Source: an optimization exercise on an open RTL-to-GDS flow (aim: small area). Production flows keep margins and buffers that such runs may drop.
In this exercise RTL edits were held to simulation tests only and were not proved equivalent to the original.
Power figures rest on the tool's default switching activity, not on a simulated workload.

[design/flow/run.sh]
#!/bin/bash
# synth_recipe.tcl (not shown) runs the flow's synth.tcl, then flattens the netlist and writes it again
# the make line also repeats each setting of config.mk as NAME=value (left out here)
make -C /OpenROAD-flow-scripts/flow DESIGN_CONFIG=/design/flow/config.mk WORK_HOME=/design/flow/orfs CLKGATE_MAP_FILE= SYNTH_SCRIPT=/design/flow/synth_recipe.tcl finish
[design/flow/config.mk]
export PLATFORM = sky130hd
export DESIGN_NAME = emaxi
export DESIGN_NICKNAME = emaxi
export VERILOG_FILES = /design/flow/design.v
export SDC_FILE = /design/flow/constraint.sdc
export NUM_CORES = 8
export LEC_CHECK = 0
export CAP_MARGIN = 20
export CORE_MARGIN = 2
export CORE_UTILIZATION = 40
export SLEW_MARGIN = 20
[design/flow/constraint.sdc]
create_clock -name core_clock -period 5.0 [get_ports {m_axi_aclk}]
set_input_delay 1.0000 -clock core_clock [delete_from_list [all_inputs] [get_ports {m_axi_aclk}]]
set_output_delay 1.0000 -clock core_clock [all_outputs]
set_load 0.01 [all_outputs]
[design/flow/design.v]
module packet2emesh #(parameter AW = 32,    
		      parameter PW = 104)   
   (
    input [PW-1:0]  packet_in,
    output 	    write_in,    
    output [1:0]    datamode_in, 
    output [4:0]    ctrlmode_in, 
    output [AW-1:0] dstaddr_in,  
    output [AW-1:0] srcaddr_in,  
    output [AW-1:0] data_in  
    );
   generate
      if(PW==104)
	begin : p104
	   assign write_in           = packet_in[0];   
	   assign datamode_in[1:0]   = packet_in[2:1];   
	   assign ctrlmode_in[4:0]   = {1'b0,packet_in[6:3]};   
	   assign dstaddr_in[31:0]   = packet_in[39:8]; 	 
	   assign srcaddr_in[31:0]   = packet_in[103:72];  
	   assign data_in[31:0]      = packet_in[71:40]; 
	end
      else if(PW==136)
	begin : p136
	   assign write_in           = packet_in[0];
	   assign datamode_in[1:0]   = packet_in[2:1];  
	   assign ctrlmode_in[4:0]   = packet_in[7:3];
	   assign dstaddr_in[63:0]   = {packet_in[135:104],packet_in[39:8]}; 
	   assign srcaddr_in[63:0]   = {packet_in[71:40],packet_in[135:72]};
	   assign data_in[63:0]      = packet_in[103:40];
	end
      else if(PW==72)
	begin : p72
	   assign write_in           = packet_in[0];
	   assign datamode_in[1:0]   = packet_in[2:1];  
	   assign ctrlmode_in[4:0]   = packet_in[7:3];
	   assign dstaddr_in[31:0]   = packet_in[39:8]; 
	   assign data_in[31:0]      = packet_in[71:40];
	end
      else if(PW==40)
	begin : p40
	   assign write_in           = packet_in[0];
	   assign datamode_in[1:0]   = packet_in[2:1];  
	   assign ctrlmode_in[4:0]   = packet_in[7:3];
	   assign dstaddr_in[15:0]   = packet_in[23:8]; 
	   assign data_in[15:0]      = packet_in[39:24];
	end
      else
	begin : unknown
	end
   endgenerate
endmodule  
module emesh2packet #(parameter AW = 32,    
		      parameter PW = 104)   
   (
    input 	    write_out, 
    input [1:0]     datamode_out,
    input [4:0]     ctrlmode_out,
    input [AW-1:0]  dstaddr_out,
    input [AW-1:0]  data_out, 
    input [AW-1:0]  srcaddr_out, 
    output [PW-1:0] packet_out
    );
   assign packet_out[0]       = write_out;   
   assign packet_out[2:1]     = datamode_out[1:0];
   assign packet_out[7:3]     = ctrlmode_out[4:0];
   generate   
     if(PW==136)
	begin : p136
	   assign packet_out[39:8]    = dstaddr_out[31:0];
	   assign packet_out[71:40]   = data_out[31:0];     
	   assign packet_out[103:72]  = srcaddr_out[31:0];  
	   assign packet_out[135:104] = dstaddr_out[63:32];
	end
      else if(PW==104)
	begin : p104
	   assign packet_out[39:8]    = dstaddr_out[31:0];
	   assign packet_out[71:40]   = data_out[31:0];
	   assign packet_out[103:72]  = srcaddr_out[31:0];
	end
      else if(PW==72)
	begin : p72
	   assign packet_out[39:8]    = dstaddr_out[31:0];
	   assign packet_out[71:40]   = data_out[31:0];
	end
      else if(PW==40)
	begin : p40
	   assign packet_out[23:8]    = dstaddr_out[15:0];
	   assign packet_out[39:24]   = data_out[15:0];
	end
   endgenerate
endmodule  
module oh_dsync  #(parameter PS    = 2,         
		   parameter DELAY = 0         
		   )
   (
    input  clk,  
    input  nreset,  
    input  din,  
    output dout     
    );
   localparam ASIC = 0;   
   generate
      if(ASIC)	
	begin : g0
	   asic_dsync asic_dsync (.clk(clk),
				  .nreset(nreset),
				  .din(din),
				  .dout(dout));
	end
      else
	begin : g0
	   reg [PS:0]   sync_pipe; 
	   always @ (posedge clk or negedge nreset)		 
	     if(!nreset)
	       sync_pipe[PS:0] <= 1'b0;
	     else
	       sync_pipe[PS:0] <= {sync_pipe[PS-1:0],din};	      	      
	   assign dout = (DELAY & sync_pipe[PS]) |   
			 (~DELAY & sync_pipe[PS-1]);  
      	end 
   endgenerate
endmodule  
module oh_memory_ram  # (parameter DW    = 104,            
			 parameter DEPTH = 32,             
			 parameter AW    = $clog2(DEPTH)   
			 ) 
   ( 
    input 		rd_clk, 
    input 		rd_en,  
    input [AW-1:0] 	rd_addr,  
    output reg [DW-1:0] rd_dout,  
    input 		wr_clk, 
    input 		wr_en,  
    input [AW-1:0] 	wr_addr,  
    input [DW-1:0] 	wr_wem,  
    input [DW-1:0] 	wr_din  
    );
   reg [DW-1:0]        ram    [DEPTH-1:0];  
   integer 	       i;
   always @ (posedge rd_clk)
     if(rd_en)       
       rd_dout[DW-1:0] <= ram[rd_addr[AW-1:0]];
   always @(posedge wr_clk)    
     for (i=0;i<DW;i=i+1)
       if (wr_en & wr_wem[i]) 
         ram[wr_addr[AW-1:0]][i] <= wr_din[i];
endmodule  
module oh_memory_dp # (parameter DW    = 104,       
		       parameter DEPTH = 32,        
		       parameter PROJ  = "",        
		       parameter MCW   = 8,          
		       parameter AW    = $clog2(DEPTH)  
		       ) 
   ( 
    input 	    wr_clk,  
    input 	    wr_en,  
    input [DW-1:0]  wr_wem,  
    input [AW-1:0]  wr_addr, 
    input [DW-1:0]  wr_din,  
    input 	    rd_clk,  
    input 	    rd_en,  
    input [AW-1:0]  rd_addr, 
    output [DW-1:0] rd_dout, 
    input 	    shutdown,  
    input [MCW-1:0] memconfig,  
    input [MCW-1:0] memrepair,  
    input 	    bist_en,  
    input 	    bist_we,  
    input [DW-1:0]  bist_wem,  
    input [AW-1:0]  bist_addr,  
    input [DW-1:0]  bist_din   
    );
   localparam ASIC = 0;   
   generate
      if(ASIC)
	begin : asic
	   oh_memory_ram #(.DW(DW),
			   .DEPTH(DEPTH))	     
	   memory_dp ( 
		      .rd_dout	(rd_dout[DW-1:0]),
		      .rd_clk	(rd_clk),
		      .rd_en	(rd_en),
		      .rd_addr	(rd_addr[AW-1:0]),
		      .wr_en	(wr_en),
		      .wr_clk	(wr_clk),
		      .wr_addr	(wr_addr[AW-1:0]),
		      .wr_wem	(wr_wem[DW-1:0]),
		      .wr_din	(wr_din[DW-1:0]));
	end  
      else
	begin : generic
	   oh_memory_ram #(.DW(DW),
			   .DEPTH(DEPTH))	     
	   memory_dp ( 
		      .rd_dout	(rd_dout[DW-1:0]),
		      .rd_clk	(rd_clk),
		      .rd_en	(rd_en),
		      .rd_addr	(rd_addr[AW-1:0]),
		      .wr_en	(wr_en),
		      .wr_clk	(wr_clk),
		      .wr_addr	(wr_addr[AW-1:0]),
		      .wr_wem	(wr_wem[DW-1:0]),
		      .wr_din	(wr_din[DW-1:0]));
	end  
   endgenerate
endmodule  
module oh_fifo_sync #(parameter DW        = 104,       
		      parameter DEPTH     = 32,        
		      parameter PROG_FULL = (DEPTH/2), 
		      parameter AW = $clog2(DEPTH)     
		      ) 
(
   input 	       clk,  
   input 	       nreset,  
   input [DW-1:0]      din,  
   input 	       wr_en,  
   input 	       rd_en,  
   output [DW-1:0]     dout,  
   output 	       full,  
   output 	       prog_full,  
   output 	       empty,  
   output reg [AW-1:0] rd_count      
 );
   reg [AW-1:0]        wr_addr;
   reg [AW-1:0]        rd_addr;
   wire 	       fifo_read;
   wire 	       fifo_write;
   assign empty       = (rd_count[AW-1:0] == 0);   
   assign prog_full   = (rd_count[AW-1:0] >= PROG_FULL);   
   assign full        = (rd_count[AW-1:0] == (DEPTH-1));
   assign fifo_read   = rd_en & ~empty;
   assign fifo_write  = wr_en & ~full;
   always @ ( posedge clk or negedge nreset) 
     if(!nreset) 
       begin	   
          wr_addr[AW-1:0]   <= 'd0;
          rd_addr[AW-1:0]   <= 'b0;
          rd_count[AW-1:0]  <= 'b0;
       end 
     else if(fifo_write & fifo_read) 
       begin
	  wr_addr[AW-1:0] <= wr_addr[AW-1:0] + 'd1;
	  rd_addr[AW-1:0] <= rd_addr[AW-1:0] + 'd1;	      
       end 
     else if(fifo_write) 
       begin
	  wr_addr[AW-1:0] <= wr_addr[AW-1:0]  + 'd1;
	  rd_count[AW-1:0]<= rd_count[AW-1:0] + 'd1;	
       end 
     else if(fifo_read) 
       begin	      
          rd_addr[AW-1:0] <= rd_addr[AW-1:0]  + 'd1;
          rd_count[AW-1:0]<= rd_count[AW-1:0] - 'd1;
       end
   oh_memory_dp 
     #(.DW(DW),
       .DEPTH(DEPTH))
   mem ( 
	.rd_dout	(dout[DW-1:0]),
	.rd_clk		(clk),
	.rd_en		(fifo_read),
	.rd_addr	(rd_addr[AW-1:0]),
	.wr_clk		(clk),
	.wr_en		(fifo_write),
  	.wr_wem		({(DW){1'b1}}),
	.wr_addr	(wr_addr[AW-1:0]),
	.wr_din	        (din[DW-1:0]));
endmodule  
module emaxi( 
   wr_wait, rd_wait, rr_access, rr_packet, m_axi_awid, m_axi_awaddr,
   m_axi_awlen, m_axi_awsize, m_axi_awburst, m_axi_awlock,
   m_axi_awcache, m_axi_awprot, m_axi_awqos, m_axi_awvalid, m_axi_wid,
   m_axi_wdata, m_axi_wstrb, m_axi_wlast, m_axi_wvalid, m_axi_bready,
   m_axi_arid, m_axi_araddr, m_axi_arlen, m_axi_arsize, m_axi_arburst,
   m_axi_arlock, m_axi_arcache, m_axi_arprot, m_axi_arqos,
   m_axi_arvalid, m_axi_rready,
   wr_access, wr_packet, rd_access, rd_packet, rr_wait, m_axi_aclk,
   m_axi_aresetn, m_axi_awready, m_axi_wready, m_axi_bid, m_axi_bresp,
   m_axi_bvalid, m_axi_arready, m_axi_rid, m_axi_rdata, m_axi_rresp,
   m_axi_rlast, m_axi_rvalid
   );
   parameter M_IDW  = 12;
   parameter PW     = 104;
   parameter AW     = 32;
   parameter DW     = 32;
   input 	       wr_access;
   input [PW-1:0]      wr_packet;   
   output 	       wr_wait;
   input 	       rd_access;
   input [PW-1:0]      rd_packet;
   output 	       rd_wait;
   output 	       rr_access;
   output [PW-1:0]     rr_packet;
   input 	       rr_wait;
   input  	       m_axi_aclk;     
   input  	       m_axi_aresetn;  
   output [M_IDW-1:0]  m_axi_awid;     
   output [31 : 0]     m_axi_awaddr;   
   output [7 : 0]      m_axi_awlen;    
   output [2 : 0]      m_axi_awsize;   
   output [1 : 0]      m_axi_awburst;  
   output              m_axi_awlock;   
   output [3 : 0]      m_axi_awcache;  
   output [2 : 0]      m_axi_awprot;   
   output [3 : 0]      m_axi_awqos;    
   output 	       m_axi_awvalid;  
   input 	       m_axi_awready;  
   output [M_IDW-1:0]  m_axi_wid;     
   output [63 : 0]     m_axi_wdata;    
   output [7 : 0]      m_axi_wstrb;    
   output 	       m_axi_wlast;    
   output 	       m_axi_wvalid;   
   input 	       m_axi_wready;   
   input [M_IDW-1:0]   m_axi_bid;
   input [1 : 0]       m_axi_bresp;    
   input 	       m_axi_bvalid;   
   output 	       m_axi_bready;   
   output [M_IDW-1:0]  m_axi_arid;     
   output [31 : 0]     m_axi_araddr;   
   output [7 : 0]      m_axi_arlen;    
   output [2 : 0]      m_axi_arsize;   
   output [1 : 0]      m_axi_arburst;  
   output              m_axi_arlock;   
   output [3 : 0]      m_axi_arcache;  
   output [2 : 0]      m_axi_arprot;   
   output [3 : 0]      m_axi_arqos;    
   output 	       m_axi_arvalid;  
   input 	       m_axi_arready;  
   input [M_IDW-1:0]   m_axi_rid;      
   input [63 : 0]      m_axi_rdata;    
   input [1 : 0]       m_axi_rresp;    
   input 	       m_axi_rlast;    
   input 	       m_axi_rvalid;   
   output 	       m_axi_rready;   
   reg [31 : 0]        m_axi_awaddr;
   reg [7:0] 	       m_axi_awlen;
   reg [2:0] 	       m_axi_awsize;
   reg 		       m_axi_awvalid;
   reg [63 : 0]        m_axi_wdata;
   reg [63 : 0]        m_axi_rdata_reg;
   reg [7 : 0] 	       m_axi_wstrb;
   reg 		       m_axi_wlast;
   reg 		       m_axi_wvalid;
   reg 		       awvalid_b;
   reg [31:0] 	       awaddr_b;
   reg [2:0] 	       awsize_b;
   reg [7:0] 	       awlen_b;
   reg 		       wvalid_b;
   reg [63:0] 	       wdata_b;
   reg [7:0] 	       wstrb_b;
   reg [63 : 0]        wdata_aligned;
   reg [7 : 0] 	       wstrb_aligned;
   reg 		       rr_access;
   reg [31:0] 	       rr_data;
   reg [31:0] 	       rr_srcaddr;
   reg [3:0] 	       rr_datamode;
   reg [3:0] 	       rr_ctrlmode;
   reg [31:0] 	       rr_dstaddr;
   reg [63:0] 	       m_axi_rdata_fifo;
   reg 		       rr_access_fifo;
   wire 	       aw_go;
   wire 	       w_go;
   wire 	       readinfo_wren;
   wire 	       readinfo_full;
   wire [40:0] 	       readinfo_out;
   wire [40:0] 	       readinfo_in;
   wire 	       awvalid_in;
   wire [1:0] 	       wr_datamode;
   wire [AW-1:0]       wr_dstaddr;
   wire [DW-1:0]       wr_data;
   wire [AW-1:0]       wr_srcaddr;
   wire [1:0] 	       rd_datamode;
   wire [4:0] 	       rd_ctrlmode;
   wire [AW-1:0]       rd_dstaddr;
   wire [AW-1:0]       rd_srcaddr;
   wire [1:0] 	       rr_datamode_fifo;
   wire [3:0] 	       rr_ctrlmode_fifo;
   wire [31:0] 	       rr_dstaddr_fifo;
   wire [2:0] 	       rr_alignaddr_fifo;
   wire [103:0]        packet_out;   
   wire 	       fifo_prog_full;
   wire 	       fifo_full;   	
   wire 	       fifo_rd_en;
   wire 	       fifo_wr_en;
   packet2emesh p2e_rxwr (
			  .write_in		(),
			  .datamode_in		(wr_datamode[1:0]),
			  .ctrlmode_in		(),
			  .dstaddr_in		(wr_dstaddr[AW-1:0]),
			  .data_in		(wr_data[DW-1:0]),
			  .srcaddr_in		(wr_srcaddr[AW-1:0]),
			  .packet_in		(wr_packet[PW-1:0])
			  );
   packet2emesh p2e_rxrd (
			  .write_in		(),
			  .datamode_in		(rd_datamode[1:0]),
			  .ctrlmode_in		(rd_ctrlmode[4:0]),
			  .dstaddr_in		(rd_dstaddr[AW-1:0]),
			  .data_in		(),
			  .srcaddr_in		(rd_srcaddr[AW-1:0]),
			  .packet_in		(rd_packet[PW-1:0])
			  );
   emesh2packet e2p (
		     .packet_out	(rr_packet[PW-1:0]),
		     .write_out		(1'b1),
		     .datamode_out	(rr_datamode[1:0]),
		     .ctrlmode_out	({1'b0,rr_ctrlmode[3:0]}),
		     .dstaddr_out	(rr_dstaddr[AW-1:0]),
		     .data_out		(rr_data[DW-1:0]),
		     .srcaddr_out	(rr_srcaddr[AW-1:0])
		     );
   assign m_axi_awid[M_IDW-1:0]  = {(M_IDW){1'b0}};
   assign m_axi_awburst[1:0]	= 2'b01;  
   assign m_axi_awcache[3:0]	= 4'b0000;  
   assign m_axi_awprot[2:0]	= 3'b000;
   assign m_axi_awqos[3:0]	= 4'b0000;
   assign m_axi_awlock          = 1'b0;
   assign m_axi_arid[M_IDW-1:0] = {(M_IDW){1'b0}};
   assign m_axi_arburst[1:0]	= 2'b01;  
   assign m_axi_arcache[3:0]	= 4'b0000;
   assign m_axi_arprot[2:0]	= 3'h0;
   assign m_axi_arqos[3:0]	= 4'h0;
   assign m_axi_arlock          = 1'b0;
   assign m_axi_bready    	= 1'b1; 
   assign m_axi_wid[M_IDW-1:0]  = {(M_IDW){1'b0}};
   assign aw_go       = m_axi_awvalid & m_axi_awready;
   assign w_go        = m_axi_wvalid  & m_axi_wready;
   assign wr_wait     = awvalid_b | wvalid_b;
   assign awvalid_in  = wr_access & ~awvalid_b & ~wvalid_b;
   always @( posedge m_axi_aclk )     
     if(!m_axi_aresetn) 
       begin
          m_axi_awvalid      <= 1'b0;
          m_axi_awaddr[31:0] <= 32'd0;
          m_axi_awlen[7:0]   <= 8'd0;
          m_axi_awsize[2:0]  <= 3'd0;	  
          awvalid_b          <= 1'b0;
          awaddr_b           <= 'd0;
          awlen_b[7:0]       <= 'd0;
          awsize_b[2:0]      <= 'd0;
       end 
     else 
       begin
          if( ~m_axi_awvalid | aw_go ) 
	    begin
               if( awvalid_b ) 
		 begin
		    m_axi_awvalid       <= 1'b1;
		    m_axi_awaddr[31:0]  <= awaddr_b[31:0];
		    m_axi_awlen[7:0]    <= awlen_b[7:0];
		    m_axi_awsize[2:0]   <= awsize_b[2:0];
		 end 
	      else 
		begin
		   m_axi_awvalid       <= awvalid_in;
		   m_axi_awaddr[31:0]  <= wr_dstaddr[31:0];
		   m_axi_awlen[7:0]    <= 8'b0;
		   m_axi_awsize[2:0]   <= { 1'b0, wr_datamode[1:0]};
		end
	    end
          if( awvalid_in & m_axi_awvalid & ~aw_go )
            awvalid_b <= 1'b1;
          else if( aw_go )
            awvalid_b <= 1'b0;
         if( awvalid_in )
	   begin
              awaddr_b[31:0]  <= wr_dstaddr[31:0];
              awlen_b[7:0]    <= 8'b0;
              awsize_b[2:0]   <= { 1'b0, wr_datamode[1:0] };
         end        
       end  
   always @*
     case( wr_datamode[1:0] )        
       2'b00:    wdata_aligned[63:0] = { 8{wr_data[7:0]}};
       2'b01:    wdata_aligned[63:0] = { 4{wr_data[15:0]}};
       2'b10:    wdata_aligned[63:0] = { 2{wr_data[31:0]}};
       default: wdata_aligned[63:0]  = { wr_srcaddr[31:0], wr_data[31:0]};
     endcase
   always @*
     begin
	case(wr_datamode[1:0])
          2'd0:  
            case(wr_dstaddr[2:0])
              3'd0:    wstrb_aligned[7:0] = 8'h01;
              3'd1:    wstrb_aligned[7:0] = 8'h02;
              3'd2:    wstrb_aligned[7:0] = 8'h04;
              3'd3:    wstrb_aligned[7:0] = 8'h08;
              3'd4:    wstrb_aligned[7:0] = 8'h10;
              3'd5:    wstrb_aligned[7:0] = 8'h20;
              3'd6:    wstrb_aligned[7:0] = 8'h40;
              default: wstrb_aligned[7:0] = 8'h80;
            endcase
          2'd1:  
            case(wr_dstaddr[2:1])
              2'd0:    wstrb_aligned[7:0] = 8'h03;
              2'd1:    wstrb_aligned[7:0] = 8'h0c;
              2'd2:    wstrb_aligned[7:0] = 8'h30;
              default: wstrb_aligned[7:0] = 8'hc0;
            endcase
          2'd2:  
            if(wr_dstaddr[2])
	      wstrb_aligned[7:0] = 8'hf0;
            else
	      wstrb_aligned[7:0] = 8'h0f;
	  2'd3: 
	    wstrb_aligned[7:0] = 8'hff;
	endcase  
     end  
   always @ (posedge m_axi_aclk )
     if(~m_axi_aresetn) 
       begin	  
	  m_axi_wvalid      <= 1'b0;
          m_axi_wdata[63:0] <= 64'b0;
          m_axi_wstrb[7:0]  <= 8'b0;
          m_axi_wlast       <= 1'b1;  
          wvalid_b          <= 1'b0;
          wdata_b[63:0]     <= 64'b0;
          wstrb_b[7:0]      <= 8'b0;         
       end 
     else 
       begin
          if( ~m_axi_wvalid | w_go ) 
	    begin
            if( wvalid_b ) 
	      begin
		 m_axi_wvalid       <= 1'b1;
		 m_axi_wdata[63:0]  <= wdata_b[63:0];
		 m_axi_wstrb[7:0]   <= wstrb_b[7:0];
              end 
	    else 
	      begin
		 m_axi_wvalid       <= awvalid_in;
		 m_axi_wdata[63:0]  <= wdata_aligned[63:0];
		 m_axi_wstrb[7:0]   <= wstrb_aligned[7:0];
              end
            end  
         if( wr_access & m_axi_wvalid & ~w_go )
           wvalid_b <= 1'b1;
         else if( w_go )
           wvalid_b <= 1'b0;
          if( awvalid_in ) 
	    begin
               wdata_b[63:0] <= wdata_aligned[63:0];
               wstrb_b[7:0]  <= wstrb_aligned[7:0];
            end
       end  
   assign  readinfo_in[40:0] = {rd_srcaddr[31:0], 
				rd_dstaddr[2:0],  
				rd_ctrlmode[3:0], 
				rd_datamode[1:0]  
				};
   wire sync_nreset;   
   oh_dsync dsync(.dout	(sync_nreset),
	       .clk	(m_axi_aclk),
	       .nreset       (1'b1),
	       .din	(m_axi_aresetn)
	       );
   oh_fifo_sync #(.DW(104), 
		   .DEPTH(32)) 
   fifo_async (.full		(fifo_full),
	       .prog_full	(fifo_prog_full),
	       .dout		(packet_out[103:0]),
	       .empty		(),
	       .nreset		(sync_nreset),
	       .clk	        (m_axi_aclk),
	       .wr_en		(fifo_wr_en),
	       .din		({63'b0,readinfo_in[40:0]}),
	       .rd_en		(fifo_rd_en)
	       ); 
   assign  rr_datamode_fifo[1:0]  = packet_out[1:0];
   assign  rr_ctrlmode_fifo[3:0]  = packet_out[5:2];
   assign  rr_alignaddr_fifo[2:0] = packet_out[8:6];
   assign  rr_dstaddr_fifo[31:0]  = packet_out[40:9];
   assign    m_axi_araddr[31:0]   = rd_dstaddr[31:0];
   assign    m_axi_arsize[2:0]    = {1'b0, rd_datamode[1:0]};
   assign    m_axi_arlen[7:0]     = 8'd0;  
   assign    m_axi_arvalid        = rd_access & ~fifo_prog_full;  
   assign    fifo_wr_en           = m_axi_arvalid & m_axi_arready ;
   assign    rd_wait              = ~m_axi_arready | fifo_prog_full; 
   assign    fifo_rd_en           =  m_axi_rvalid & m_axi_rready; 
   assign    m_axi_rready         = ~rr_wait;  
   always @ (posedge m_axi_aclk)
     if(!m_axi_aresetn) 
       begin
	  rr_access_fifo  <= 1'b0;	  
	  rr_access       <= 1'b0;	  
       end
     else	 
       begin
	  rr_access_fifo   <= fifo_rd_en;
	  rr_access        <= rr_access_fifo;	  
       end
   always @ (posedge m_axi_aclk)    
     begin	  
	m_axi_rdata_fifo[63:0] <= m_axi_rdata[63:0];      	  
	rr_datamode[1:0]       <= rr_datamode_fifo[1:0];
	rr_ctrlmode[3:0]       <= rr_ctrlmode_fifo[3:0];
	rr_dstaddr[31:0]       <= rr_dstaddr_fifo[31:0];	  
	case(rr_datamode_fifo[1:0]) 
          2'd0:   
            case(rr_alignaddr_fifo[2:0])
	      3'd0:     rr_data[31:0] <= {24'b0,m_axi_rdata_fifo[7:0]};
	      3'd1:     rr_data[31:0] <= {24'b0,m_axi_rdata_fifo[15:8]};
	      3'd2:     rr_data[31:0] <= {24'b0,m_axi_rdata_fifo[23:16]};
	      3'd3:     rr_data[31:0] <= {24'b0,m_axi_rdata_fifo[31:24]};
	      3'd4:     rr_data[31:0] <= {24'b0,m_axi_rdata_fifo[39:32]};
	      3'd5:     rr_data[31:0] <= {24'b0,m_axi_rdata_fifo[47:40]};
	      3'd6:     rr_data[31:0] <= {24'b0,m_axi_rdata_fifo[55:48]};
	      3'd7:     rr_data[31:0] <= {24'b0,m_axi_rdata_fifo[63:56]};
	      default:  rr_data[31:0] <= {24'b0,m_axi_rdata_fifo[7:0]};
            endcase	    
          2'd1:   
            case(rr_alignaddr_fifo[2:1])
	      2'd0:    rr_data[31:0] <= {16'b0,m_axi_rdata_fifo[15:0]};
	      2'd1:    rr_data[31:0] <= {16'b0,m_axi_rdata_fifo[31:16]};
	      2'd2:    rr_data[31:0] <= {16'b0,m_axi_rdata_fifo[47:32]};
	      2'd3:    rr_data[31:0] <= {16'b0,m_axi_rdata_fifo[63:48]};
	      default: rr_data[31:0] <= {16'b0,m_axi_rdata_fifo[15:0]};
            endcase
          2'd2:   
	    begin
               if(rr_alignaddr_fifo[2])
		 rr_data[31:0] <= m_axi_rdata_fifo[63:32];
               else
		 rr_data[31:0] <= m_axi_rdata_fifo[31:0];
	    end
          2'd3: 
	    begin  
	       rr_data[31:0]     <= m_axi_rdata_fifo[31:0];
	       rr_srcaddr[31:0]  <= m_axi_rdata_fifo[63:32];
            end
        endcase         
     end  
endmodule  
==> run_results.csv <==
group,metric,value,unit
setup_path,cp_top_family,"buffers and inverters",
synth,synth_top_family_by_area,"multiplexers",
synth,synth-adder-area-share,0.00248,
floorplan,die_area,172000,um2
sta,relSlewSlack,0.270,
pwr,vdd_drop_max,0.397,mV
floorplan,initial_core_util,0.403,
clock_tree,cts.path.max_buffers,3,
run,cap_violations,0,
synth,synth_area,67500,um2
place,post_dp_cell_area,74400,um2
finish,area.sequential,49100,um2
setup_path,cpPeakStageDelay,0.78,ns
pwr,power.switching,12.1,mW
synth,yosysUniqueCellTypes,61,
drt,dr.max_layer_used,"met5",
synth,netlist_instances,4217,
pwr,powerClk,13.2,mW
finish,nFillCells,14300,
setup_path,cp-start-kind,"input pin",
drt,met1_length,75.3,mm
drt,drt-total-wl,179,mm
finish,area_delta_synth_final,18.9,%
pwr,power.group.top,"registers",
setup_path,worstReg2RegStart,"fifo_async.rd_count[4]$_DFFE_PN0P_",
setup_path,required,4.00,ns
global_routing,use_met1,0.273,
synth,yosysTopAreaCell,"edfxtp_1",
pwr,power.density,507,nW/um2
finish,buffers,571,
setup_path,cp_cell_sequence,"clkdlybuf4s50_1, buf_4, clkdlybuf4s50_1",
floorplan,die_w,415,um
drt,dr_wl_met2,87.2,mm
setup_path,path_class,"in -> out",
status,outcome,"no timing/DRC/antenna violations",
finish,seq_share,0.612,
worst_hold_path,hold_path_class,"reg -> async",
synth,synth-simple-area-share,0.0501,
setup_path,cpMostUsedCell,"clkdlybuf4s50_1",
setup_path,slowest_stage,"clkdlybuf4s50_1",
sta,drv_slew,0,
drt,wl_per_cell,25.5,um
drt,antenna_left,0,
drt,drt-vias-per-instance,5.42,
finish,fin_area,80200,um2
floorplan,core-area,167000,um2
finish,nonClkBufAreaFrac,0.0694,
place,dpl.hpwl,109,mm
global_routing,grt_use_met2,0.337,
synth,avgSynthCellArea,16.0,um2
finish,drive_gt1_frac,0.137,
drt,drcViolationCount,0,
pwr,p_int,28.5,mW
synth,synth_area_leaders,"edfxtp_1, dfxtp_1, mux2i_1, mux4_2, a22oi_1",
pwr,total_power,40.6,mW
sta,worst_pin_slew,1.10,ns
floorplan,fp-row-count,150,
sta,fin_hold_ws,0.315,ns
sta,setup_ws,1.39,ns
global_routing,grt_util_met3,0.0410,
clock_tree,cts_tree,"yes",
drt,drtIter0Drc,3350,
finish,num_antenna_cells,11,
finish,final-clk-cell-share,0.0731,
pwr,p_leak,27.2,nW
synth,synth.most_common_cell,"edfxtp_1",
sta,max_freq,277,MHz
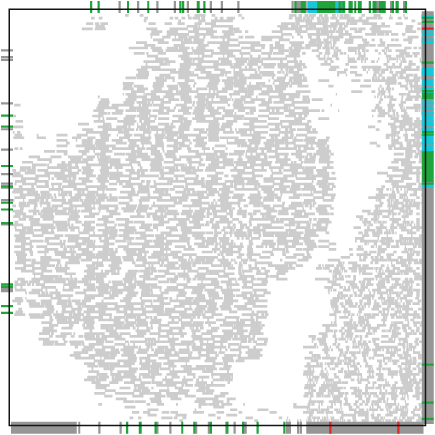
(pin map)
(1 px per um) Pins as bars across the die edge, other pins in gray.
| color | port | pins | direction | edge |
|---|---|---|---|---|
| green | rr_packet | 104 | output | 47 top, 36 right, 11 left, 10 bottom |
| red | m_axi_awprot | 3 | output | 2 bottom, 1 right |
| cyan | m_axi_rdata | 64 | input | 42 right, 22 top |
all pins by edge: 303 right, 223 bottom, 94 top, 26 left

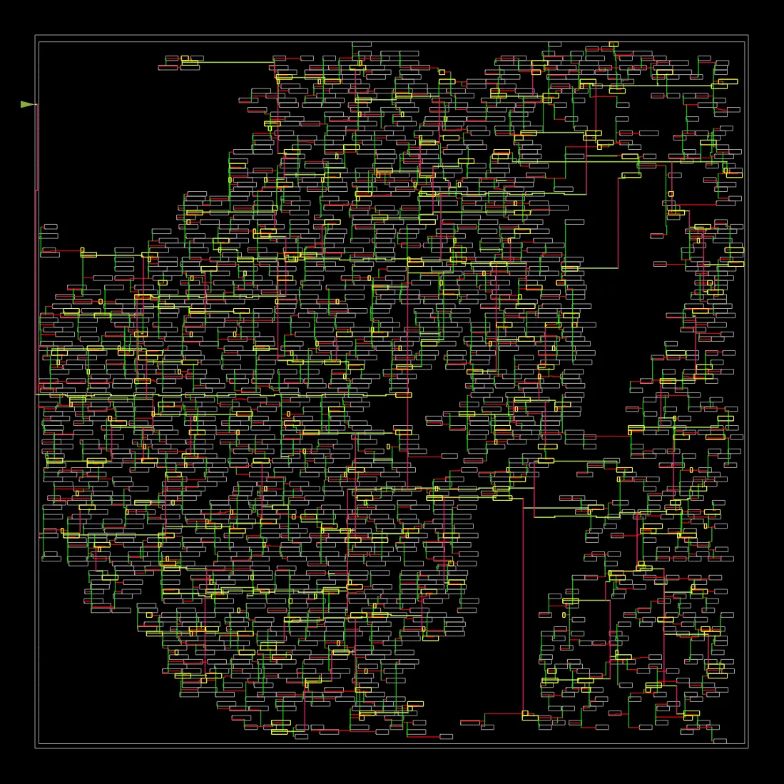
(the clock network)
TritonCTS Buffers: 181
sequential cells: 1754
clock latency at the later pin of the worst-skew pair: 0.81 ns
Final Skew: 0.0466 ns

what the ideal ports hide:
The results above use ideal ports. As a check the final layout listed here was re-extracted and re-timed, cells and wires unchanged. Step 1 assumes that a clkbuf_16 drives the clock port and a buf_2 every other input. Step 2, shift: input delay + t, output delay - t, t = (earliest + latest rising clock arrival at the registers) / 2. This alone moves slack from input paths to output paths. Three values: no drivers, after step 1, after step 2; two values: the first two.
shift t [ns]: 0.871
setup WS [ns]: 1.395 / 1.250 / 0.679
worst setup path after step 2: input to register
pins driven straight from the clock port: 1
After both steps this run still meets setup and hold. The setup slack of this run moves by -0.145 ns with the drivers and by -0.716 ns with both steps.
